This is an optimization exercise on Yosys and OpenROAD, whose aim is small area, not a production implementation.
The RTL of this run was laid out without a check of its function.
No activity file was given, so power comes from the tool's default toggle rates.

===== flow/config.mk =====
export PLATFORM = sky130hd
export DESIGN_NAME = arya
export DESIGN_NICKNAME = arya
export VERILOG_FILES = /design/flow/design.v
export SDC_FILE = /design/flow/constraint.sdc
export NUM_CORES = 4
export LEC_CHECK = 0
export CAP_MARGIN = 20
export CORE_MARGIN = 2
export CORE_UTILIZATION = 45
export PLACE_DENSITY = 0.6
export SLEW_MARGIN = 20

===== flow/constraint.sdc =====
create_clock -name core_clock -period 7.0 [get_ports {clk}]
set_input_delay 1.4000 -clock core_clock [delete_from_list [all_inputs] [get_ports {clk}]]
set_output_delay 1.4000 -clock core_clock [all_outputs]
set_load 0.01 [all_outputs]

===== flow/design.v =====
`timescale 1ns / 1ps
module pc_incrementor
	#(parameter INST_ADDR_WIDTH = 6)
   (input clk,
	 input en,
	 input reset,
	 input wen,
	 input [INST_ADDR_WIDTH - 1:0] 	pc_in,
    output [INST_ADDR_WIDTH-1:0] pc_out
	 );
reg [(INST_ADDR_WIDTH -1 )+ 1:0] pc_out_reg;
assign pc_out = pc_out_reg[(INST_ADDR_WIDTH - 1) + 1 :1];
always @ (posedge clk)
 begin : COUNTER 
   if (reset) begin
     pc_out_reg <=   'b0;
   end
   else if (en) begin
		if (wen) begin
			pc_out_reg[(INST_ADDR_WIDTH - 1) + 1 :1] <= pc_in;
		end
		else begin
			pc_out_reg 	<= pc_out_reg + 'b1;
		end  
   end  
end  
endmodule
`timescale 1ns / 1ps
module pipe_fetch_decode
   #(parameter DATAPATH_WIDTH = 64,
	  parameter REGFILE_ADDR_WIDTH = 5,
	  parameter INST_ADDR_WIDTH = 9,
	  parameter THREAD_BITS = 2)
   (input [31:0] inst_in,
	 input [THREAD_BITS-1:0] thread_id_in,
	 input clk,
	 input en,
	 input reset, 
	 input [INST_ADDR_WIDTH-1:0] pc_in,
    output reg [31:0] inst_out,
	 output reg [INST_ADDR_WIDTH-1:0] pc_out,
	 output reg [THREAD_BITS-1:0]	thread_id_out);
always @ (posedge clk) 
  begin
	 if (reset) begin
		inst_out <= 'd0;
		pc_out <= 'd0;
		thread_id_out <= 'd0;
	 end
	 else if (en) begin
		inst_out <= inst_in;
		pc_out <= pc_in;
		thread_id_out <= thread_id_in;
	 end
  end
endmodule
`timescale 1ns / 1ps
module inst_decoder
   #(parameter DATAPATH_WIDTH = 64,
		parameter INST_WIDTH = 32,
	  parameter REGFILE_ADDR_WIDTH = 5,
	  parameter INST_ADDR_WIDTH = 9,
	  parameter THREAD_BITS = 2,
	  parameter NUM_THREADS = 4)
	(input [INST_WIDTH-1:0] inst_in,
	input			reset,
	input	[THREAD_BITS-1:0]	thread_id,
	input clk,
	 output [REGFILE_ADDR_WIDTH-1:0]	R1_addr_out,
	 output [REGFILE_ADDR_WIDTH-1:0]	R2_addr_out,
	 output [REGFILE_ADDR_WIDTH-1:0] WR_addr_out,
	 output [DATAPATH_WIDTH-1:0]	imm_out,
	 output [INST_ADDR_WIDTH-1:0]	branch_offset,
	 output reg [3:0] 				alu_ctrl_out,	 
	 output reg WR_en_out,
	 output reg beq_out,
	 output reg bneq_out,
	 output reg imm_sel_out,
	 output reg mem_write_out,
	 output reg mem_reg_sel,
	 output reg [NUM_THREADS-1:0]thread_done,
	 output reg [31:0] halt_counter
	 );
wire [5:0] opcode;
wire [3:0] alu_func;
wire [47:0]sign_extend;
assign opcode 			= inst_in[31:26];
assign alu_func 		= inst_in[3:0];  
assign R1_addr_out 	= inst_in[24:21];
assign R2_addr_out 	= inst_in[19:16];
assign WR_addr_out 	= inst_in[14:11];
assign sign_extend 		= $signed(inst_in[15]); 
assign imm_out			= {sign_extend,inst_in[15:0]};
assign branch_offset	= inst_in[8:0];
wire halt;
assign halt = (opcode == 'b111111) ? 1 : 0;
always @(*) begin
	if (reset) begin
		WR_en_out		= 0;
		beq_out			= 0;
		bneq_out		= 0;
		imm_sel_out		= 0;
		mem_write_out 	= 0;
		mem_reg_sel		= 0;
		alu_ctrl_out = 0;
	end
	else begin
		if (~halt) begin
			WR_en_out		= opcode[5];
			beq_out			= opcode[4];
			bneq_out		= opcode[3];
			imm_sel_out		= opcode[2];
			mem_write_out 	= opcode[1];
			mem_reg_sel		= opcode[0];
		end else begin
			WR_en_out		= 0;
			beq_out			= 0;
			bneq_out		= 0;
			imm_sel_out		= 0;
			mem_write_out 	= 0;
			mem_reg_sel		= 0;
		end  
	end  
		if (imm_sel_out) begin 
			alu_ctrl_out	=	'd1;  
		end else if (beq_out || bneq_out) begin
			alu_ctrl_out 	= 'd2;  
		end
		else begin
		alu_ctrl_out	=	alu_func;
		end
end  
always @(posedge clk) begin
	if (reset) begin
		thread_done <= 0;
		halt_counter <= 0;
	end
	else if (halt) begin
		halt_counter <= halt_counter + 1;
	case (thread_id)
		'b00: begin
			thread_done[0] <= 1;
		end
		'b01: begin
			thread_done[1] <= 1;
		end
		'b10: begin
			thread_done[2] <= 1;
		end
		'b11: begin
			thread_done[3] <= 1;
		end
	endcase
	end
	else begin
	thread_done <= 0;
	end
end
endmodule
`timescale 1ns / 1ps
module regfile
   #(parameter DATAPATH_WIDTH = 64,
	  parameter REGFILE_ADDR_WIDTH = 5,
	  parameter NUM_ACTIONS = 8,
	  parameter THREAD_BITS = 2
	  )
   (input [REGFILE_ADDR_WIDTH-1:0] R1_addr_in,
    input [REGFILE_ADDR_WIDTH-1:0] R2_addr_in,
    input [REGFILE_ADDR_WIDTH-1:0] WR_addr_in,
    input [DATAPATH_WIDTH-1:0] WR_data_in,
    output [DATAPATH_WIDTH-1:0] R1_data_out,
    output [DATAPATH_WIDTH-1:0] R2_data_out,
    input wena,
    input clk,
	input [NUM_ACTIONS-1:0]	action_data_in,
	input action_wen,
	input [THREAD_BITS-1:0] action_thread_id_in,
	 input reset
    );
reg [DATAPATH_WIDTH-1:0] rf_mem [0:(2 ** REGFILE_ADDR_WIDTH)-1 ];
assign	R1_data_out = rf_mem[R1_addr_in];
assign	R2_data_out = rf_mem[R2_addr_in];
integer i;
always @(posedge clk) begin
	if (reset) begin
			for(i = 0; i < (2 ** REGFILE_ADDR_WIDTH); i = i + 1) begin
				rf_mem[i] <= 'd0;  
			end
   end 
  else begin
	 if (wena) begin 
		rf_mem[WR_addr_in] <= WR_data_in;
    end else if (action_wen) begin
		case (action_thread_id_in)
			0: begin
				rf_mem[7] <= {8'h00,action_data_in,48'h00000000000000};
				rf_mem[6] <= 64'hFF00FFFFFFFFFFFF;
			end
			1: begin
				rf_mem[15] <= {8'h00,action_data_in,48'h00000000000000};
				rf_mem[14] <= 64'hFF00FFFFFFFFFFFF;
			end
			default: begin
				rf_mem[7] <= 0;
				rf_mem[15] <= 0;
				end  
		endcase 
	end  
  end  
end  
endmodule
`timescale 1ns / 1ps
module pipe_decode_execute
   #(parameter DATAPATH_WIDTH = 64,
	  parameter REGFILE_ADDR_WIDTH = 5,
	  parameter INST_ADDR_WIDTH = 9,
	  parameter THREAD_BITS = 2)
	(input [INST_ADDR_WIDTH-1:0] pc_in,
    input [DATAPATH_WIDTH-1:0] R1_data_in,
    input [DATAPATH_WIDTH-1:0] R2_data_in,
	 input [DATAPATH_WIDTH-1:0] store_data_in,
	 input [REGFILE_ADDR_WIDTH-1:0] WR_addr_in,
	 input [3:0] alu_ctrl_in,
	 input [4:0] alu_shift_value_in,
	 input WR_en_in,
	 input mem_reg_sel_in,
	 input beq_in,
	 input bneq_in,
	 input mem_write_in,
	 input [INST_ADDR_WIDTH-1:0]	branch_offset_in,
	 input [THREAD_BITS-1:0] thread_id_in,
    input clk,
    input en,
	 input reset,
    output reg [INST_ADDR_WIDTH-1:0] pc_out,
    output reg [DATAPATH_WIDTH-1:0] R1_data_out,
    output reg [DATAPATH_WIDTH-1:0] R2_data_out,
	 output reg [DATAPATH_WIDTH-1:0] store_data_out,
	 output reg [REGFILE_ADDR_WIDTH-1:0] WR_addr_out,
	 output reg [3:0] alu_ctrl_out,
	 output reg [4:0] alu_shift_value_out,
	 output reg beq_out,
	 output reg bneq_out,
	 output reg mem_write_out,
	 output reg WR_en_out,
	 output reg mem_reg_sel_out,
	 output reg [INST_ADDR_WIDTH-1:0]	branch_offset_out,
	 output reg [THREAD_BITS-1:0]	thread_id_out
	 );	
always @ (posedge clk) 
  begin
	 if (reset) begin
		pc_out <= 'd0;
		R1_data_out 		<= 'd0;
		R2_data_out 		<= 'd0;
		WR_addr_out 		<= 'd0;
		WR_en_out			<= 'd0;
		alu_ctrl_out		<= 'd0;
		mem_reg_sel_out 	<= 'd0;
		beq_out				<= 'd0;
		bneq_out				<= 'd0;
		mem_write_out 		<= 'd0;
		branch_offset_out	<= 'd0;
		store_data_out <= 'd0;
		alu_shift_value_out <= 'd0;
		thread_id_out <= 'd0;
	 end
	 else if (en) begin
		pc_out <= pc_in;
		R1_data_out 		<= R1_data_in;
		R2_data_out 		<= R2_data_in;
		WR_addr_out 		<= WR_addr_in;
		WR_en_out			<= WR_en_in;
		alu_ctrl_out		<= alu_ctrl_in;
		mem_reg_sel_out 	<= mem_reg_sel_in;
		beq_out				<= beq_in;
		bneq_out				<= bneq_in;
		mem_write_out		<= mem_write_in;
		branch_offset_out	<= branch_offset_in;
		store_data_out	<= store_data_in;
		alu_shift_value_out <= alu_shift_value_in;
		thread_id_out <= thread_id_in;
	 end
	end
endmodule
`timescale 1ns / 1ps
module alu # (
		parameter	DATAPATH_WIDTH = 64
		) (
    input [DATAPATH_WIDTH-1:0] a_in,
    input [DATAPATH_WIDTH-1:0] b_in,
    input [3:0] alu_ctrl_in,
    output reg [DATAPATH_WIDTH-1:0] accum_out,
	 output zero_out
    );
assign zero_out = (accum_out == 'd0) ? 1 : 0;
always @(*) begin
	case (alu_ctrl_in)
	'd0:accum_out		= 'hdeafdeafdeafdeaf;
	'd1:accum_out 		= a_in + b_in;  
	'd2:accum_out 		= a_in - b_in;  
	'd3:accum_out		= a_in & b_in;  
	'd4:accum_out		= a_in | b_in;  
	'd5:accum_out		= ~a_in;			 
	'd6:accum_out		= a_in ^ b_in;	 
	'd7:accum_out		= (a_in < b_in);
	'd8:accum_out		= {a_in[DATAPATH_WIDTH-2:0],1'b0};	 
	'd9:accum_out		= {1'b0,a_in[DATAPATH_WIDTH-1:1]};	 
	default:accum_out = 'd0;
	endcase
end
endmodule
`timescale 1ns / 1ps
module branch_adder # (
	parameter INST_ADDR_WIDTH = 9
)(
    input 	[INST_ADDR_WIDTH-1:0] 	branch_offset,
    output 	[INST_ADDR_WIDTH-1:0] 	branch_target
    );
assign branch_target = branch_offset;
endmodule
`timescale 1ns / 1ps
module pipe_execute_mem
   #(parameter DATAPATH_WIDTH = 64,
	  parameter REGFILE_ADDR_WIDTH = 5,
	  parameter INST_ADDR_WIDTH = 9,
	  parameter THREAD_BITS = 2)
   (input [INST_ADDR_WIDTH-1:0] branch_target_in,
    input [DATAPATH_WIDTH-1:0] accum_in,
    input [DATAPATH_WIDTH-1:0] store_data_in,
    input [REGFILE_ADDR_WIDTH-1:0] WR_addr_in,
	 input WR_en_in,
	 input beq_in,
	 input bneq_in,
	 input mem_write_in,
	 input zero_in,
	 input mem_reg_sel_in,
	 input [THREAD_BITS-1:0] thread_id_in,
    input clk,
    input en,
	 input reset,
    output reg [INST_ADDR_WIDTH-1:0] branch_target_out,
    output reg [DATAPATH_WIDTH-1:0] accum_out,
    output reg [DATAPATH_WIDTH-1:0] store_data_out,
    output reg [REGFILE_ADDR_WIDTH-1:0] WR_addr_out,
	 output reg [THREAD_BITS-1:0]	thread_id_out,
	 output reg WR_en_out,
	 output reg beq_out,
	 output reg bneq_out,
	 output reg mem_write_out,
	 output reg zero_out,
	 output reg mem_reg_sel_out
	 );
always @ (posedge clk) 
  begin
	 if (reset) begin
		branch_target_out <= 'd0;
		accum_out 		<= 'd0;
		store_data_out <= 'd0;
		WR_addr_out 	<= 'd0;
		WR_en_out		<= 'd0;
		beq_out			<= 'd0;
		bneq_out			<= 'd0;
		mem_write_out	<= 'd0;
		zero_out			<= 'd0;
		mem_reg_sel_out <= 'd0;
		thread_id_out <= 'd0;
	 end
	 else if (en) begin
		branch_target_out 	<= branch_target_in;
		accum_out 		<= accum_in;
		store_data_out <= store_data_in;
		WR_addr_out 	<= WR_addr_in;
		WR_en_out		<= WR_en_in;
		beq_out			<= beq_in;
		bneq_out			<= bneq_in;
		mem_write_out	<= mem_write_in;
		zero_out			<= zero_in;
		mem_reg_sel_out<= mem_reg_sel_in;
		thread_id_out <= thread_id_in;
	 end
	end	 
endmodule
`timescale 1ns / 1ps
module pipe_mem_wb
	#(parameter DATAPATH_WIDTH = 64,
	  parameter REGFILE_ADDR_WIDTH = 5,
	  parameter THREAD_BITS = 2)
   (input [DATAPATH_WIDTH-1:0] mem_data_in,
    input [DATAPATH_WIDTH-1:0] accum_in,
    input [REGFILE_ADDR_WIDTH-1:0] WR_addr_in,
	 input WR_en_in,
	 input mem_reg_sel_in,
	 input [THREAD_BITS-1:0] thread_id_in,
    input clk,
    input en,
    input reset,
    output reg [DATAPATH_WIDTH-1:0] mem_data_out,
    output reg [DATAPATH_WIDTH-1:0] accum_out,
    output reg [REGFILE_ADDR_WIDTH-1:0] WR_addr_out,
	 output reg [THREAD_BITS-1:0]	thread_id_out,
	 output reg WR_en_out,
	 output reg mem_reg_sel_out
	 );
always @ (posedge clk) 
  begin
	 if (reset) begin
		mem_data_out 		<= 'd0;
		accum_out 			<= 'd0;
		WR_addr_out 		<= 'd0;	
		WR_en_out			<= 'd0;
		mem_reg_sel_out 	<= 'd0;
		thread_id_out		<= 'd0;
	 end
	 else if (en) begin
		mem_data_out 		<= mem_data_in;
		accum_out 			<= accum_in;
		WR_addr_out 		<= WR_addr_in;
		WR_en_out			<= WR_en_in;
		mem_reg_sel_out 	<= mem_reg_sel_in;
		thread_id_out		<= thread_id_in;		
	 end
	end
endmodule
`timescale 1ns / 1ps
module arya #(
	parameter 	REGFILE_ADDR_WIDTH 	= 	4,
	parameter 	DATAPATH_WIDTH	 	= 	64,
	parameter	INST_WIDTH 			= 	32,
	parameter 	MEM_ADDR_WIDTH		= 	8,
	parameter 	INST_ADDR_WIDTH		= 	7,	
	parameter	THREAD_BITS			=	1,
	parameter 	NUM_THREADS_PER_CORE			=	2**THREAD_BITS,
	parameter 	NUM_ACTIONS 		= 	2
	)
	(input 		clk,
    input 		reset,
	input 		en,
	output		[INST_ADDR_WIDTH:0] imem_addr_out,
	input		[INST_WIDTH-1:0] imem_data_in,
	input		[DATAPATH_WIDTH-1:0] datamem_data_in,
	input			[NUM_THREADS_PER_CORE-1:0]			start_thread,	
	input			[NUM_THREADS_PER_CORE-1:0]			debug_commands,
	input		[NUM_ACTIONS-1:0]	action_data_in,
	input		action_wen,
	input		[THREAD_BITS-1:0] action_thread_id_in,
	output		reg [(8*NUM_THREADS_PER_CORE)-1:0] datamem_addr_out,
	output		reg [(DATAPATH_WIDTH*NUM_THREADS_PER_CORE)-1:0] datamem_data_out,
	output		reg [NUM_THREADS_PER_CORE-1:0]datamem_we_out,
	output		[THREAD_BITS-1:0]			thread_id_out,
	output 		reg [NUM_THREADS_PER_CORE-1:0]	thread_busy,
	output 		reg [NUM_THREADS_PER_CORE-1:0]	thread_done,
	output		[31:0] halt_counter_out
    );
reg [THREAD_BITS-1:0]thread_id;
wire [INST_ADDR_WIDTH-1:0]	pc_out[0:NUM_THREADS_PER_CORE-1];
wire  branch_true;
wire  [INST_ADDR_WIDTH-1:0]		pc_in[0:NUM_THREADS_PER_CORE-1];
wire 	[NUM_THREADS_PER_CORE-1:0]pc_select;
wire 	[(INST_ADDR_WIDTH-1) + 2:0] porta_addr_in;
wire 	[INST_WIDTH-1:0]	porta_data_in;
wire	porta_we_in;
wire 	[INST_WIDTH-1:0]	porta_data_out;
wire 	[(INST_ADDR_WIDTH-1) + 2:0]	portb_addr_in;
wire 	[INST_WIDTH-1:0]	portb_data_in;
wire 	portb_we_in;
wire	[INST_WIDTH-1:0]	portb_data_out;
wire 	[MEM_ADDR_WIDTH-1:0]	df_portb_addr_in;
wire 	[DATAPATH_WIDTH-1:0]	df_portb_data_in;
wire 	df_portb_we_in;
wire	[DATAPATH_WIDTH-1:0]	df_portb_data_out;
wire 	[INST_WIDTH-1:0] 						pipe_fd_inst_in;
wire 	[INST_WIDTH-1:0] 						pipe_fd_inst_out;
wire 	[INST_ADDR_WIDTH-1:0]	pipe_fd_pc_in;
wire	[INST_ADDR_WIDTH-1:0]	pipe_fd_pc_out;
wire [THREAD_BITS-1:0]			pipe_fd_thread_id_in;
wire [THREAD_BITS-1:0]			pipe_fd_thread_id_out;
wire 	[INST_WIDTH-1:0]							decoder_inst_in;
wire 	[REGFILE_ADDR_WIDTH-1:0]	decoder_R1_addr_out;
wire 	[REGFILE_ADDR_WIDTH-1:0]	decoder_R2_addr_out;
wire 	[REGFILE_ADDR_WIDTH-1:0]	decoder_WR_addr_out;
wire 	[3:0]								decoder_alu_ctrl_out;
wire	[INST_ADDR_WIDTH-1:0]		decoder_branch_offset_out;
wire	[63:0]							decoder_imm_out;
wire 										decoder_WR_en_out;
wire 										decoder_mem_reg_sel_out;
wire 										decoder_imm_sel_out;
wire 										decoder_beq_out;
wire 										decoder_bneq_out;
wire 										decoder_mem_write_out;
wire 										decoder_halt_cpu_out;
wire 	[REGFILE_ADDR_WIDTH-1:0]	rf_R1_addr_in;	
wire 	[DATAPATH_WIDTH-1:0]			rf_R1_data_out;
wire 	[REGFILE_ADDR_WIDTH-1:0]	rf_R2_addr_in;
wire 	[DATAPATH_WIDTH-1:0]			rf_R2_data_out;
wire 	[REGFILE_ADDR_WIDTH-1:0]	rf_WR_addr_in;
wire 	[DATAPATH_WIDTH-1:0]			rf_WR_data_in;
wire 	rf_wena_in;
wire 	[INST_ADDR_WIDTH-1:0]		pipe_de_pc_in;
wire	[DATAPATH_WIDTH-1:0]			pipe_de_R1_data_in;	
wire	[DATAPATH_WIDTH-1:0]			pipe_de_R2_data_in;
wire	[REGFILE_ADDR_WIDTH-1:0]	pipe_de_WR_addr_in;
wire [3:0]								pipe_de_alu_ctrl_in;
wire [INST_ADDR_WIDTH-1:0]			pipe_de_branch_offset_in;
wire [4:0]								pipe_de_alu_shift_value_in;
wire										pipe_de_WR_en_in;
wire 										pipe_de_mem_reg_sel_in;
wire 										pipe_de_beq_in;
wire										pipe_de_bneq_in;
wire 										pipe_de_mem_write_in;
wire 	[DATAPATH_WIDTH-1:0]			pipe_de_store_data_in;
wire [THREAD_BITS-1:0]				pipe_de_thread_id_in;
wire 	[INST_ADDR_WIDTH-1:0]		pipe_de_pc_out;
wire	[DATAPATH_WIDTH-1:0]			pipe_de_R1_data_out;	
wire	[DATAPATH_WIDTH-1:0]			pipe_de_R2_data_out;
wire	[REGFILE_ADDR_WIDTH-1:0]	pipe_de_WR_addr_out;
wire [3:0]								pipe_de_alu_ctrl_out;
wire [INST_ADDR_WIDTH-1:0]			pipe_de_branch_offset_out;
wire [4:0]								pipe_de_alu_shift_value_out;
wire										pipe_de_WR_en_out;
wire 										pipe_de_mem_reg_sel_out;
wire 										pipe_de_beq_out;
wire										pipe_de_bneq_out;
wire 										pipe_de_mem_write_out;
wire 	[DATAPATH_WIDTH-1:0]			pipe_de_store_data_out;
wire [THREAD_BITS-1:0]				pipe_de_thread_id_out;
wire	[DATAPATH_WIDTH-1:0]			alu_accum_out;
wire 	[DATAPATH_WIDTH-1:0]			alu_a_in;	
wire 	[DATAPATH_WIDTH-1:0]			alu_b_in;
wire  [4:0]								alu_shift_value_in;
wire	[3:0]								alu_ctrl_in;
wire 										alu_zero_out;							
wire [INST_ADDR_WIDTH-1:0]			badd_pc_in;
wire [INST_ADDR_WIDTH-1:0]			badd_branch_offset_in;
wire [INST_ADDR_WIDTH-1:0]			badd_branch_target_out;
wire 	[INST_ADDR_WIDTH-1:0]		pipe_em_branch_target_in;
wire 	[DATAPATH_WIDTH-1:0]			pipe_em_accum_in;
wire 	[DATAPATH_WIDTH-1:0]			pipe_em_store_data_in;
wire 	[REGFILE_ADDR_WIDTH-1:0]	pipe_em_WR_addr_in;
wire										pipe_em_WR_en_in;
wire 										pipe_em_mem_reg_sel_in;
wire 										pipe_em_beq_in;
wire										pipe_em_bneq_in;
wire										pipe_em_zero_in;
wire 										pipe_em_mem_write_in;
wire [THREAD_BITS-1:0]				pipe_em_thread_id_in;
wire 	[INST_ADDR_WIDTH-1:0]		pipe_em_branch_target_out;
wire 	[DATAPATH_WIDTH-1:0]			pipe_em_accum_out;
wire 	[DATAPATH_WIDTH-1:0]			pipe_em_store_data_out;
wire 	[REGFILE_ADDR_WIDTH-1:0]	pipe_em_WR_addr_out;
wire										pipe_em_WR_en_out;
wire 										pipe_em_mem_reg_sel_out;
wire 										pipe_em_beq_out;
wire										pipe_em_bneq_out;
wire 										pipe_em_zero_out;
wire 										pipe_em_mem_write_out;
wire [THREAD_BITS-1:0]				pipe_em_thread_id_out;
wire 	[DATAPATH_WIDTH-1:0]			pipe_mw_mem_data_in;
wire 	[DATAPATH_WIDTH-1:0]			pipe_mw_accum_in;
wire 	[REGFILE_ADDR_WIDTH-1:0]	pipe_mw_WR_addr_in;
wire 										pipe_mw_WR_en_in;
wire 										pipe_mw_mem_reg_sel_in;
wire [THREAD_BITS-1:0]				pipe_mw_thread_id_in;
wire 	[DATAPATH_WIDTH-1:0]			pipe_mw_mem_data_out;
wire 	[DATAPATH_WIDTH-1:0]			pipe_mw_accum_out;
wire 	[REGFILE_ADDR_WIDTH-1:0]	pipe_mw_WR_addr_out;
wire 										pipe_mw_WR_en_out;
wire 										pipe_mw_mem_reg_sel_out;
wire [THREAD_BITS-1:0]				pipe_mw_thread_id_out;
wire global_enable;
wire cpu_done;
wire cpu_busy;
wire beq_taken, bneq_taken;
assign global_enable = en;
assign cpu_done	= decoder_halt_cpu_out;
assign cpu_busy = global_enable;
wire [NUM_THREADS_PER_CORE-1:0]pc_en;
wire [NUM_THREADS_PER_CORE-1:0]decoder_thread_done;
genvar i;
	generate
		for (i=0; i< NUM_THREADS_PER_CORE; i=i+1) begin : sequential
			assign pc_en[i] = en && thread_busy[i];
				pc_incrementor #(
						.INST_ADDR_WIDTH	(INST_ADDR_WIDTH)
				) pc (
				.clk			(clk), 
				.en			(pc_en[i]),
				.wen			(pc_select[i]),
				.reset		(thread_done[i] || reset),
				.pc_in		(pc_in[i]),		
				.pc_out		(pc_out[i])
			);
		end 
	endgenerate 
wire [(INST_ADDR_WIDTH - 1) + 2:0]mux1_out;
wire [(INST_ADDR_WIDTH - 1) + 2:0]mux2_out;
assign porta_addr_in = thread_id ? {1'b1,pc_out[1]}:{1'b0,pc_out[0]};
assign porta_data_in 	= 0;
assign porta_we_in		= 0;
assign imem_addr_out	= porta_addr_in;
assign porta_data_out	= imem_data_in;
assign pipe_fd_inst_in 	= porta_data_out;
assign pipe_fd_pc_in 	= porta_addr_in[INST_ADDR_WIDTH-1:0];
assign pipe_fd_thread_id_in = thread_id;
pipe_fetch_decode fetch_decode (
		.inst_in			(pipe_fd_inst_in), 	 
		.pc_in			(pipe_fd_pc_in),
		.thread_id_in	(pipe_fd_thread_id_in),
		.inst_out		(pipe_fd_inst_out),		 
		.pc_out   	 	(pipe_fd_pc_out),
		.clk				(clk), 					 
		.en				(global_enable), 						 
		.reset			(reset), 				 
		.thread_id_out	(pipe_fd_thread_id_out)
		); 
assign decoder_inst_in = porta_data_out;
inst_decoder #(
		.DATAPATH_WIDTH		(DATAPATH_WIDTH),
		.REGFILE_ADDR_WIDTH	(REGFILE_ADDR_WIDTH),
		.INST_ADDR_WIDTH		(INST_ADDR_WIDTH),
		.INST_WIDTH				(INST_WIDTH)
)decoder (
		.inst_in			(decoder_inst_in), 		 
		.reset			(reset),
		.clk				(clk),
		.thread_id		(pipe_fd_thread_id_out),
		.thread_done	(decoder_thread_done),
		.R1_addr_out	(decoder_R1_addr_out), 	 
		.R2_addr_out	(decoder_R2_addr_out), 	 
		.WR_addr_out	(decoder_WR_addr_out),
		.imm_out			(decoder_imm_out),		
		.branch_offset	(decoder_branch_offset_out),
		.alu_ctrl_out	(decoder_alu_ctrl_out),
		.WR_en_out		(decoder_WR_en_out),
		.beq_out			(decoder_beq_out),
		.bneq_out		(decoder_bneq_out),
		.imm_sel_out	(decoder_imm_sel_out),
		.mem_write_out	(decoder_mem_write_out),
		.mem_reg_sel	(decoder_mem_reg_sel_out),
		.halt_counter	(halt_counter_out)
		);
regfile #(
		.DATAPATH_WIDTH		(DATAPATH_WIDTH),
		.REGFILE_ADDR_WIDTH	(REGFILE_ADDR_WIDTH),
		.NUM_ACTIONS		(NUM_ACTIONS),
		.THREAD_BITS		(THREAD_BITS)
)rf (
		.R1_addr_in				(rf_R1_addr_in), 		 
		.R1_data_out			(rf_R1_data_out), 	 
		.R2_addr_in				(rf_R2_addr_in), 		 
		.R2_data_out			(rf_R2_data_out), 	 
		.WR_addr_in				(rf_WR_addr_in), 		 
		.WR_data_in				(rf_WR_data_in), 		 
		.wena					(rf_wena_in), 				 
		.clk					(clk), 					 
		.action_data_in			(action_data_in),
		.action_wen				(action_wen),
		.action_thread_id_in	(action_thread_id_in),
		.reset					(reset)					 
		);
assign rf_R1_addr_in = decoder_R1_addr_out;
assign rf_R2_addr_in = decoder_R2_addr_out;
assign rf_WR_data_in	= pipe_mw_mem_reg_sel_out ? df_portb_data_out : pipe_mw_accum_out;
assign rf_WR_addr_in = pipe_mw_WR_addr_out;
assign rf_wena_in		= pipe_mw_WR_en_out && global_enable;
assign pipe_de_pc_in			= pipe_fd_pc_out;
assign pipe_de_alu_ctrl_in	= decoder_alu_ctrl_out;
assign pipe_de_R1_data_in	= rf_R1_data_out;
assign pipe_de_WR_addr_in 	= decoder_imm_sel_out ? decoder_R2_addr_out : decoder_WR_addr_out;
assign pipe_de_branch_offset_in = decoder_branch_offset_out;
assign pipe_de_R2_data_in	= decoder_imm_sel_out ? decoder_imm_out : rf_R2_data_out;
assign pipe_de_WR_en_in 	= decoder_WR_en_out;
assign pipe_de_mem_write_in = decoder_mem_write_out;
assign pipe_de_mem_reg_sel_in 	= decoder_mem_reg_sel_out;
assign pipe_de_beq_in		= decoder_beq_out;
assign pipe_de_bneq_in		= decoder_bneq_out;
assign pipe_de_store_data_in = rf_R2_data_out;
assign pipe_de_alu_shift_value_in	=	decoder_imm_out[10:6];
assign pipe_de_thread_id_in = pipe_fd_thread_id_out;
pipe_decode_execute #(
		.DATAPATH_WIDTH		(DATAPATH_WIDTH),
		.REGFILE_ADDR_WIDTH	(REGFILE_ADDR_WIDTH),
		.INST_ADDR_WIDTH		(INST_ADDR_WIDTH)
)decode_execute (
		.pc_in				(pipe_de_pc_in),
		.R1_data_in			(pipe_de_R1_data_in),
		.R2_data_in			(pipe_de_R2_data_in),
		.store_data_in		(pipe_de_store_data_in),
		.WR_addr_in			(pipe_de_WR_addr_in),
		.branch_offset_in	(pipe_de_branch_offset_in),
		.alu_ctrl_in		(pipe_de_alu_ctrl_in),
		.alu_shift_value_in (pipe_de_alu_shift_value_in),
		.WR_en_in			(pipe_de_WR_en_in),
		.mem_reg_sel_in	(pipe_de_mem_reg_sel_in),
		.beq_in				(pipe_de_beq_in),
		.bneq_in				(pipe_de_bneq_in),
		.mem_write_in		(pipe_de_mem_write_in),
		.thread_id_in		(pipe_de_thread_id_in),
		.pc_out				(pipe_de_pc_out),
		.R1_data_out		(pipe_de_R1_data_out),
		.R2_data_out		(pipe_de_R2_data_out),
		.store_data_out	(pipe_de_store_data_out),
		.WR_addr_out		(pipe_de_WR_addr_out),
		.alu_ctrl_out		(pipe_de_alu_ctrl_out),
		.WR_en_out			(pipe_de_WR_en_out),
		.mem_reg_sel_out	(pipe_de_mem_reg_sel_out),
		.beq_out				(pipe_de_beq_out),
		.bneq_out			(pipe_de_bneq_out),
		.mem_write_out		(pipe_de_mem_write_out),
		.branch_offset_out	(pipe_de_branch_offset_out),
		.alu_shift_value_out (pipe_de_alu_shift_value_out),
		.thread_id_out		(pipe_de_thread_id_out),
		.clk(clk), 
		.en(global_enable), 
		.reset(reset)
    );
alu #(
		.DATAPATH_WIDTH		(DATAPATH_WIDTH)
) alu1 (.a_in				(alu_a_in),
		  .b_in				(alu_b_in),
		  .alu_ctrl_in		(alu_ctrl_in),
		  .accum_out		(alu_accum_out),
		  .zero_out			(alu_zero_out)
		  );
branch_adder #(
.INST_ADDR_WIDTH (INST_ADDR_WIDTH)
) ba (
		.branch_offset		(badd_branch_offset_in),
		.branch_target		(badd_branch_target_out)  
);
assign alu_a_in 		= pipe_de_R1_data_out;
assign alu_b_in 		= pipe_de_R2_data_out;
assign alu_ctrl_in 	= pipe_de_alu_ctrl_out;
assign alu_shift_value_in	=	pipe_de_alu_shift_value_out;
assign badd_pc_in						= pipe_de_pc_out;
assign badd_branch_offset_in		= pipe_de_branch_offset_out;
assign pipe_em_accum_in 			= alu_accum_out;
assign pipe_em_zero_in				= alu_zero_out;
assign pipe_em_branch_target_in 	= badd_branch_target_out;
assign pipe_em_WR_en_in 			= pipe_de_WR_en_out;
assign pipe_em_WR_addr_in 			= pipe_de_WR_addr_out;
assign pipe_em_store_data_in 		= pipe_de_store_data_out;
assign pipe_em_mem_reg_sel_in 	= pipe_de_mem_reg_sel_out;
assign pipe_em_beq_in				= pipe_de_beq_out;
assign pipe_em_bneq_in				= pipe_de_bneq_out;
assign pipe_em_mem_write_in 		= pipe_de_mem_write_out;
assign pipe_em_thread_id_in 		= pipe_de_thread_id_out;
pipe_execute_mem #(
		.DATAPATH_WIDTH		(DATAPATH_WIDTH),
		.REGFILE_ADDR_WIDTH	(REGFILE_ADDR_WIDTH),
		.INST_ADDR_WIDTH		(INST_ADDR_WIDTH)
)execute_mem (
		.accum_in		(pipe_em_accum_in),
		.store_data_in	(pipe_em_store_data_in),
		.WR_addr_in		(pipe_em_WR_addr_in),
		.WR_en_in		(pipe_em_WR_en_in),
		.beq_in			(pipe_em_beq_in),
		.bneq_in			(pipe_em_bneq_in),
		.mem_write_in	(pipe_em_mem_write_in),
		.branch_target_in (pipe_em_branch_target_in),
		.zero_in			(pipe_em_zero_in),
		.mem_reg_sel_in(pipe_em_mem_reg_sel_in),
		.thread_id_in	(pipe_em_thread_id_in),
		.accum_out		(pipe_em_accum_out),
		.store_data_out(pipe_em_store_data_out),
		.WR_addr_out	(pipe_em_WR_addr_out),
		.WR_en_out		(pipe_em_WR_en_out),
		.beq_out			(pipe_em_beq_out),
		.bneq_out		(pipe_em_bneq_out),
		.mem_write_out	(pipe_em_mem_write_out),
		.branch_target_out (pipe_em_branch_target_out),
		.zero_out		(pipe_em_zero_out),
		.mem_reg_sel_out(pipe_em_mem_reg_sel_out),
		.thread_id_out	(pipe_em_thread_id_out),
		.clk				(clk), 
		.en				(global_enable), 
		.reset			(reset)
    );
assign beq_taken 		=  pipe_em_beq_out && pipe_em_zero_out;
assign bneq_taken		= 	pipe_em_bneq_out && ~pipe_em_zero_out;
assign branch_true	=	beq_taken | bneq_taken;
assign pc_select = (branch_true) ? (1 << pipe_em_thread_id_out) : 4'b0 ;
assign pc_in[0]	=pipe_em_branch_target_out;
assign pc_in[1]	=pipe_em_branch_target_out;
assign df_portb_addr_in			= pipe_em_accum_out[MEM_ADDR_WIDTH-1:0];
assign df_portb_data_in			= pipe_em_store_data_out;
assign df_portb_we_in 			= pipe_em_mem_write_out;
	always @(*) begin
if (pipe_em_thread_id_out == 0) begin
	datamem_addr_out[7:0]		= df_portb_addr_in;
	datamem_data_out[63:0]		= df_portb_data_in;
	datamem_we_out[0]				= df_portb_we_in;
end
else begin
	datamem_addr_out[7:0]			= 'b0;
	datamem_data_out[63:0]		= 'b0;
	datamem_we_out[0]				= 'b0;
	end
if (pipe_em_thread_id_out == 1) begin
	datamem_addr_out[15:8]		= df_portb_addr_in;
	datamem_data_out[127:64]		= df_portb_data_in;
	datamem_we_out[1]				= df_portb_we_in;
	end
else begin
	datamem_addr_out[15:8]			= 'b0;
	datamem_data_out[127:64]		= 'b0;
	datamem_we_out[1]				= 'b0;
	end
end  
assign df_portb_data_out		= datamem_data_in;
assign pipe_mw_mem_data_in		= datamem_data_in;  
assign pipe_mw_WR_en_in 		= pipe_em_WR_en_out; 
assign pipe_mw_WR_addr_in		= pipe_em_WR_addr_out;
assign pipe_mw_accum_in			= pipe_em_accum_out;
assign pipe_mw_mem_reg_sel_in = pipe_em_mem_reg_sel_out;
assign pipe_mw_thread_id_in 	= pipe_em_thread_id_out;
pipe_mem_wb #(
		.DATAPATH_WIDTH		(DATAPATH_WIDTH),
		.REGFILE_ADDR_WIDTH	(REGFILE_ADDR_WIDTH)
)mem_wb (
		.mem_data_in	(pipe_mw_mem_data_in),
		.accum_in		(pipe_mw_accum_in),
		.WR_addr_in		(pipe_mw_WR_addr_in),
		.WR_en_in		(pipe_mw_WR_en_in),
		.mem_reg_sel_in(pipe_mw_mem_reg_sel_in),
		.thread_id_in	(pipe_mw_thread_id_in),
		.mem_data_out	(pipe_mw_mem_data_out),
		.accum_out		(pipe_mw_accum_out),
		.WR_addr_out	(pipe_mw_WR_addr_out),
		.WR_en_out		(pipe_mw_WR_en_out),
		.mem_reg_sel_out(pipe_mw_mem_reg_sel_out),
		.thread_id_out	(pipe_mw_thread_id_out),
		.clk				(clk), 
		.en				(global_enable), 
		.reset			(reset)
    );
assign thread_id_out = pipe_mw_thread_id_out ;
	parameter 		START = 1'b0;
	parameter		BUSY  = 1'b1;
	reg		[NUM_THREADS_PER_CORE-1:0]	state ;
	reg		[NUM_THREADS_PER_CORE-1:0]	state_next;
	reg 	[NUM_THREADS_PER_CORE*10-1:0]	count ;
	reg 	[NUM_THREADS_PER_CORE-1:0] counter_reset;
	reg		[NUM_THREADS_PER_CORE-1:0] thread_busy_next;
	reg		[NUM_THREADS_PER_CORE-1:0]	debug_state ;
	reg		[NUM_THREADS_PER_CORE-1:0]	debug_state_next;
	wire	[NUM_THREADS_PER_CORE-1:0]	cpu_done_trigger;
	reg		[NUM_THREADS_PER_CORE-1:0]	manual_trigger;
	reg		[NUM_THREADS_PER_CORE-1:0]	manual_trigger_next;
	reg		[NUM_THREADS_PER_CORE-1:0]	counter_trigger;
	generate
	for (i=0; i<NUM_THREADS_PER_CORE ;i=i+1) begin: combinational
	assign cpu_done_trigger[i] = counter_trigger[i];
	always @(*) begin
	state_next[i] = state[i];
	thread_busy_next[i] = thread_busy[i];
	thread_done[i] = 0;
	counter_reset[i] = 0;
		case (state[i])
			START: begin
			thread_done[i] = 0;
			thread_busy_next[i] = 0;
			counter_reset[i] = 1;
			if (start_thread[i]) begin
				counter_reset[i] = 0;
				state_next[i] = BUSY;
				thread_busy_next[i] = 1;
			end  
			end  
			BUSY: begin
			if (cpu_done_trigger[i]) begin
				counter_reset[i] = 1;
				state_next[i] = START;
				thread_busy_next[i] = 0;
				thread_done[i] = 1;
			end  
			end  
		endcase
		debug_state_next[i] = debug_state[i];
		manual_trigger_next[i] = manual_trigger[i];
		case (debug_state[i])
			START:begin
				manual_trigger_next[i] = 0;
				if (1 == debug_commands[i]) begin
					debug_state_next[i] = BUSY;
					manual_trigger_next[i] = 1;
				end  
			end  
			BUSY: begin
				if (0 == debug_commands[i]) begin
					debug_state_next[i] = START;
					manual_trigger_next[i] = 0;
				end  
				else begin
					manual_trigger_next[i] = 0;
				end  
			end  
		endcase
	end  
	end 
	endgenerate
	always @(posedge clk) begin
		if (reset)
			thread_id <= 0;
		else
			thread_id <= thread_id + 1;
	end
	generate
	for (i=0; i<NUM_THREADS_PER_CORE ;i=i+1) begin: sequen
	always @(posedge clk) begin
		if(reset) begin
			state[i] <= START;
			debug_state[i] <= START;
			count[i*10] 	<= 0;
			count[i*10+1] 	<= 0;
			count[i*10+2] 	<= 0;
			count[i*10+3] 	<= 0;
			count[i*10+4] 	<= 0;
			count[i*10+5] 	<= 0;
			count[i*10+6] 	<= 0;
			count[i*10+7] 	<= 0;
			count[i*10+8] 	<= 0;
			count[i*10+9] 	<= 0;
			thread_busy[i] <= 0;
			manual_trigger[i] <= 0;
		end  
		else begin
			state[i] <= state_next[i];	
			thread_busy[i] <= thread_busy_next[i];
			if (counter_reset[i]) begin
				count[10*(i+1)-1:10*i] <= 10'b0000000000;
			end  
			else begin
				count[10*(i+1)-1:10*i] <= count[10*(i+1)-1:10*i] + 1;
			end  
			if (count[10*(i+1)-1:10*i] == 'b11111) begin
				counter_trigger[i] <= 1;
			end else begin
				counter_trigger[i] <= 0;
			end
			debug_state[i] <= debug_state_next[i];
			manual_trigger[i] <= manual_trigger_next[i]; 
		end  
	end  
	end  
	endgenerate
endmodule

===== flow/run.sh =====
#!/bin/bash
# synth_recipe.tcl (not shown) runs the flow's synth.tcl, then flattens the netlist and writes it again
# the make line also repeats each setting of config.mk as NAME=value (left out here)
make -C /OpenROAD-flow-scripts/flow DESIGN_CONFIG=/design/flow/config.mk WORK_HOME=/design/flow/orfs CLKGATE_MAP_FILE= SYNTH_SCRIPT=/design/flow/synth_recipe.tcl finish

==> images/by_instance.png <==
Scale bar: 100 um. Other sequential cells in the stronger gray, the rest of the logic in the fainter gray.
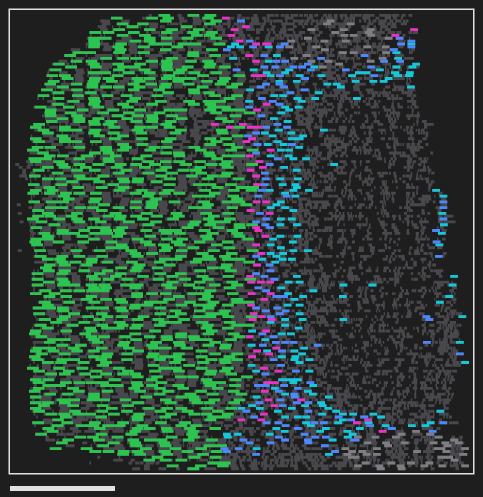
color	scope	flops
green	rf	1024
cyan	decode_execute	213
magenta	mem_wb	71
blue	execute_mem	146
Post-Route Utilization: 51.3%
die area: 0.193 mm^2
non-filler cells, final: 10100

==> images/clk_routes.png <==
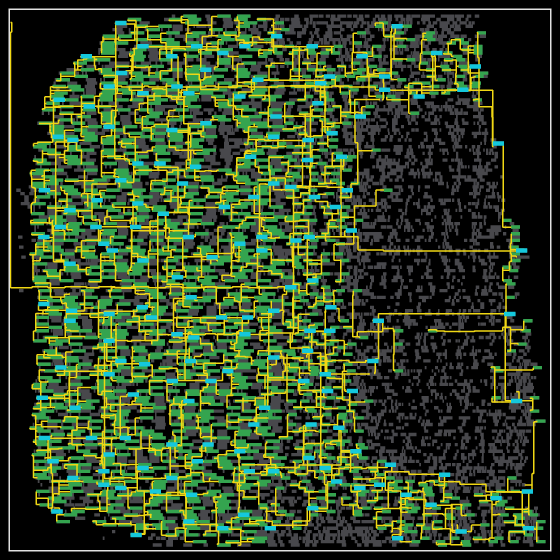
[cyan] clock drivers | count: 165
[green] flip-flops | count: 1530
[yellow] clock wires | length: 20.3 mm
routed clock nets	166

==> metrics.md <==
| Metric | Value |
|---|---|
| Commonest non-fill, non-tap cell in the layout | `nor2_1` |
| Max-cap violations | `0` |
| Commonest cells in the netlist | `nor2_1, edfxtp_1, mux4_2, dfxtp_1, clkbuf_1` |
| Most frequent cells in the layout | `nor2_1, edfxtp_1, mux4_2, dfxtp_1, mux2i_1` |
| Top cell type's share of synthesized area | `36.2%` |
| Setup CP Type | `reg -> reg` |
| Worst R2R Path Depth | `15` |
| Fmax | `0.165 GHz` |
| Reg2reg end | `execute_mem.zero_out` |
| Via count | `66600` |
| Max VDD drop | `0.000252 V` |
| Yosys warnings | `21` |
| Gr busiest metal | `met2` |
| Pin count of the biggest net entering global routing | `201` |
| Worst path bufs/invs | `3` |
| Detail Route Antenna Nets | `0` |
| Setup violators final | `0` |
| H-tree levels | `4` |
| GPL Wtd Cong | `1.04` |
| Top-count cell post-synth | `nor2_1` |
| Final period util | `86.6%` |
| Sequential share of the synthesized area | `48.1%` |
| Reg power frac | `44.7%` |
| Family with the most delay on the worst path | `simple AND/OR/NAND/NOR gates` |
| Clock skew | `36.8 ps` |
| Global-route wire length before repair | `473000 um` |
| Drt first pass iters | `6` |
| Drt drc | `0` |
| Hold Path End | `thread_busy[1]` |
| CTS Sinks | `1530` |
| Netlist Area Pre-Place | `0.0851 mm^2` |
| PwrDens | `241 mW/mm^2` |
| Worst reg2reg setup slack | `940 ps` |
| # port buffers | `293` |
| Final #Nets | `7823` |
| Final slew viol count | `0` |
| Setup crit start kind | `flop` |
| Status | `timing/DRC/antenna clean` |
| Clk latency of the worst-skew pair | `830 ps` |
| Sw Share | `29.0%` |
| Starting Density | `45.3%` |
| Met3 Use GR | `8.18%` |
| WP data arrival | `6830 ps` |
| Starting DRC count in detailed routing | `9179` |
| CP max stage cell | `nor4_1` |
| Synth top area cells | `edfxtp_1, mux4_2, dfxtp_1` |
| Final Hold Fails | `0` |
| Cell mode on critical path | `inv_1` |
| Wire per inst | `33.2 um` |
| Cell chain of the critical path | `inv_1 > ha_1 > inv_1 > a21oi_1 > o31ai_1 > a2111oi_0 > nand3_1 > a221oi_1 > o21bai_1 > o311ai_0 > buf_4 > or4_1 > nor4_1 > and4_1 > a32o_1` |
| Slew margin rel. | `17.7%` |
| Grt ovf | `0` |
| CTS-repair resized insts | `0` |
| Die W | `439 um` |
| Root buf cell | `clkbuf_16` |
| Met1 usage | `46.3%` |
| Avg Inst Size Synth | `11.4 um^2` |
| Critical Path RT | `7770 ps` |
| Setup bufs post-CTS | `0` |
| Most used DFF post-synth | `edfxtp_1` |
| Top reg by flops | `rf.rf_mem` |
| Unique masters post-synth | `99` |
| Period minus WS final | `6060 ps` |
| Post-synth ARST share | `0%` |
| CTS Buf Count | `165` |
| Net switching power | `6.74 mW` |
| Clock slew at reported path FFs | `60 ps` |
| Clock buffer depth | `3` |
| I/O pin count | `298` |
| HP Class | `reg -> reg` |
| Share of layout cells above drive strength 1 | `16.0%` |
| Combinational Power Share | `17.4%` |
| Worst Setup End Kind | `flop` |
| # rows | `159` |
| Yosys reg bits | `1530` |
| Core Region | `0.188 mm^2` |
| Critical R2R Launch | `decode_execute.R1_data_out[35]` |
| Met2 Usage GRT | `52.4%` |
| Actual slew at the worst max-slew pin | `1220 ps` |
| TNS Setup | `0 ps` |
| Die Y | `439 um` |
| EDFF count, synth | `1026` |
| Clock power frac | `37.8%` |
| P&R area growth vs syn | `13.3%` |
| Number of global-route vias before repair | `64200` |
| Crit Path Max Fanout | `15` |
| DR vias/cell | `6.57` |
| HPWL after DPL | `228000 um` |
| Unrepaired setup endpoints after global routing | `no` |
| Max reg flops | `1024` |
| # hold bufs at CTS | `0` |
| Area leader, netlist | `edfxtp_1` |
| Pleak | `34.2 nW` |
| Syn_nets | `7784` |
| Worst hold slack | `460 ps` |
| Worst path max stage delay | `750 ps` |
| Initial antenna violation count | `23` |
| Final WL | `337000 um` |
| Worst hold start | `state[1]` |
| Int Pwr | `16.5 mW` |
| CTS tree | `yes` |
| GR Util All Layers | `34.4%` |
| Synth Instances | `7463` |
| Hold Path Stages | `1` |
## routing by layer
layer / wire [um] / share of wire [%] / up-vias
met4: 17400 / 5.2 / 10
met1: 128000 / 38 / 33600
li1: - / - / 28000
met2: 152000 / 45 / 4112
met3: 38400 / 11 / 831
met5: 65 / 0.019 / -
## layout make-up
type | count | area [um^2]
sequential | 1530 | 40900
fill | 16400 | 91400
antenna | 13 | 32.5
inverter | 206 | 774
clock inverter | 71 | 698
multi-input combinational | 5092 | 41500
clock buffer | 226 | 4630
timing repair buffer | 507 | 4750
tap | 2495 | 3120
## cells by family (layout without fill, tap and decap cells)
kind of cell / count (synthesis) / count (layout) / share of synthesized area (%)
xor gates and xnor gates: 56 / 56 / 0.576
and+or+nand+nor: 2542 / 2542 / 13.0
buffers and inverters: 841 / 1010 / 3.77
other: 0 / 13 / 0
AOI/OAI and AO/OA: 1237 / 1237 / 9.75
adders and majority gates: 214 / 214 / 3.16
DFF: 1530 / 1530 / 48.1
muxes: 1043 / 1043 / 21.7
## stage by stage
stage / power (mW) / setup WS, ps / std cells / area [um^2]
floorplan: 12.9 / 2350 / 7463 / 85100
global placement: 14.4 / 1280 / 9828 / 91000
detailed placement: 14.5 / 1350 / 9829 / 91000
CTS: 23.2 / 1290 / 10100 / 96300
global route: 23.9 / 963 / 10100 / 96400
finish: 23.3 / 939 / 10100 / 96400
## power groups by stage
| stage | clock network (mW) | logic, mW | registers (mW) |
|---|---|---|---|
| after floorplan | 0 | 2.45 | 10.4 |
| after global placement | 0 | 3.91 | 10.5 |
| after detailed placement | 0 | 3.92 | 10.6 |
| after CTS | 8.87 | 3.94 | 10.4 |
| after global routing | 9.20 | 4.23 | 10.4 |
| final | 8.80 | 4.06 | 10.4 |
## worst max path at each step
stage | slack [ps] | to | cells past startpoint | from
3_3_place_gp | 1280 | execute_mem.zero_out | 15 | decode_execute.R1_data_out[35]
5_1_grt | 960 | execute_mem.zero_out | 15 | decode_execute.R1_data_out[35]
3_5_place_dp | 1350 | execute_mem.zero_out | 15 | decode_execute.R1_data_out[35]
2_1_floorplan | 2350 | rf.rf_mem[11][0] | 7 | en
4_1_cts | 1290 | execute_mem.zero_out | 14 | decode_execute.R2_data_out[0]
6_report | 940 | execute_mem.zero_out | 15 | decode_execute.R1_data_out[35]

-- separate check: timing with driven ports --
The results above use ideal ports. As a check the final layout listed here was re-extracted and re-timed, cells and wires unchanged.
Step 1, drivers: a clkbuf_16 drives clk and a buf_2 each remaining input, both assumed.
Step 2 moves the port delays by t, midway between the first and last clock arrival at a register: inputs arrive t later, outputs are due t later. That takes back most of the time a late clock gives input paths.
Three values: no drivers, after step 1, after step 2; two values: the first two.
shift t [ns]: 0.897
slack for setup (ns): 0.939 / 0.939 / 0.939
worst setup path after step 2: register to register
slew at the worst register clock pin (ns): 0.07 / 0.07
pins driven straight from the clock port: 1
After both steps this run still meets setup and hold. For this run, drivers alone change the setup slack by 0.000 ns; drivers and shift together by 0.000 ns.
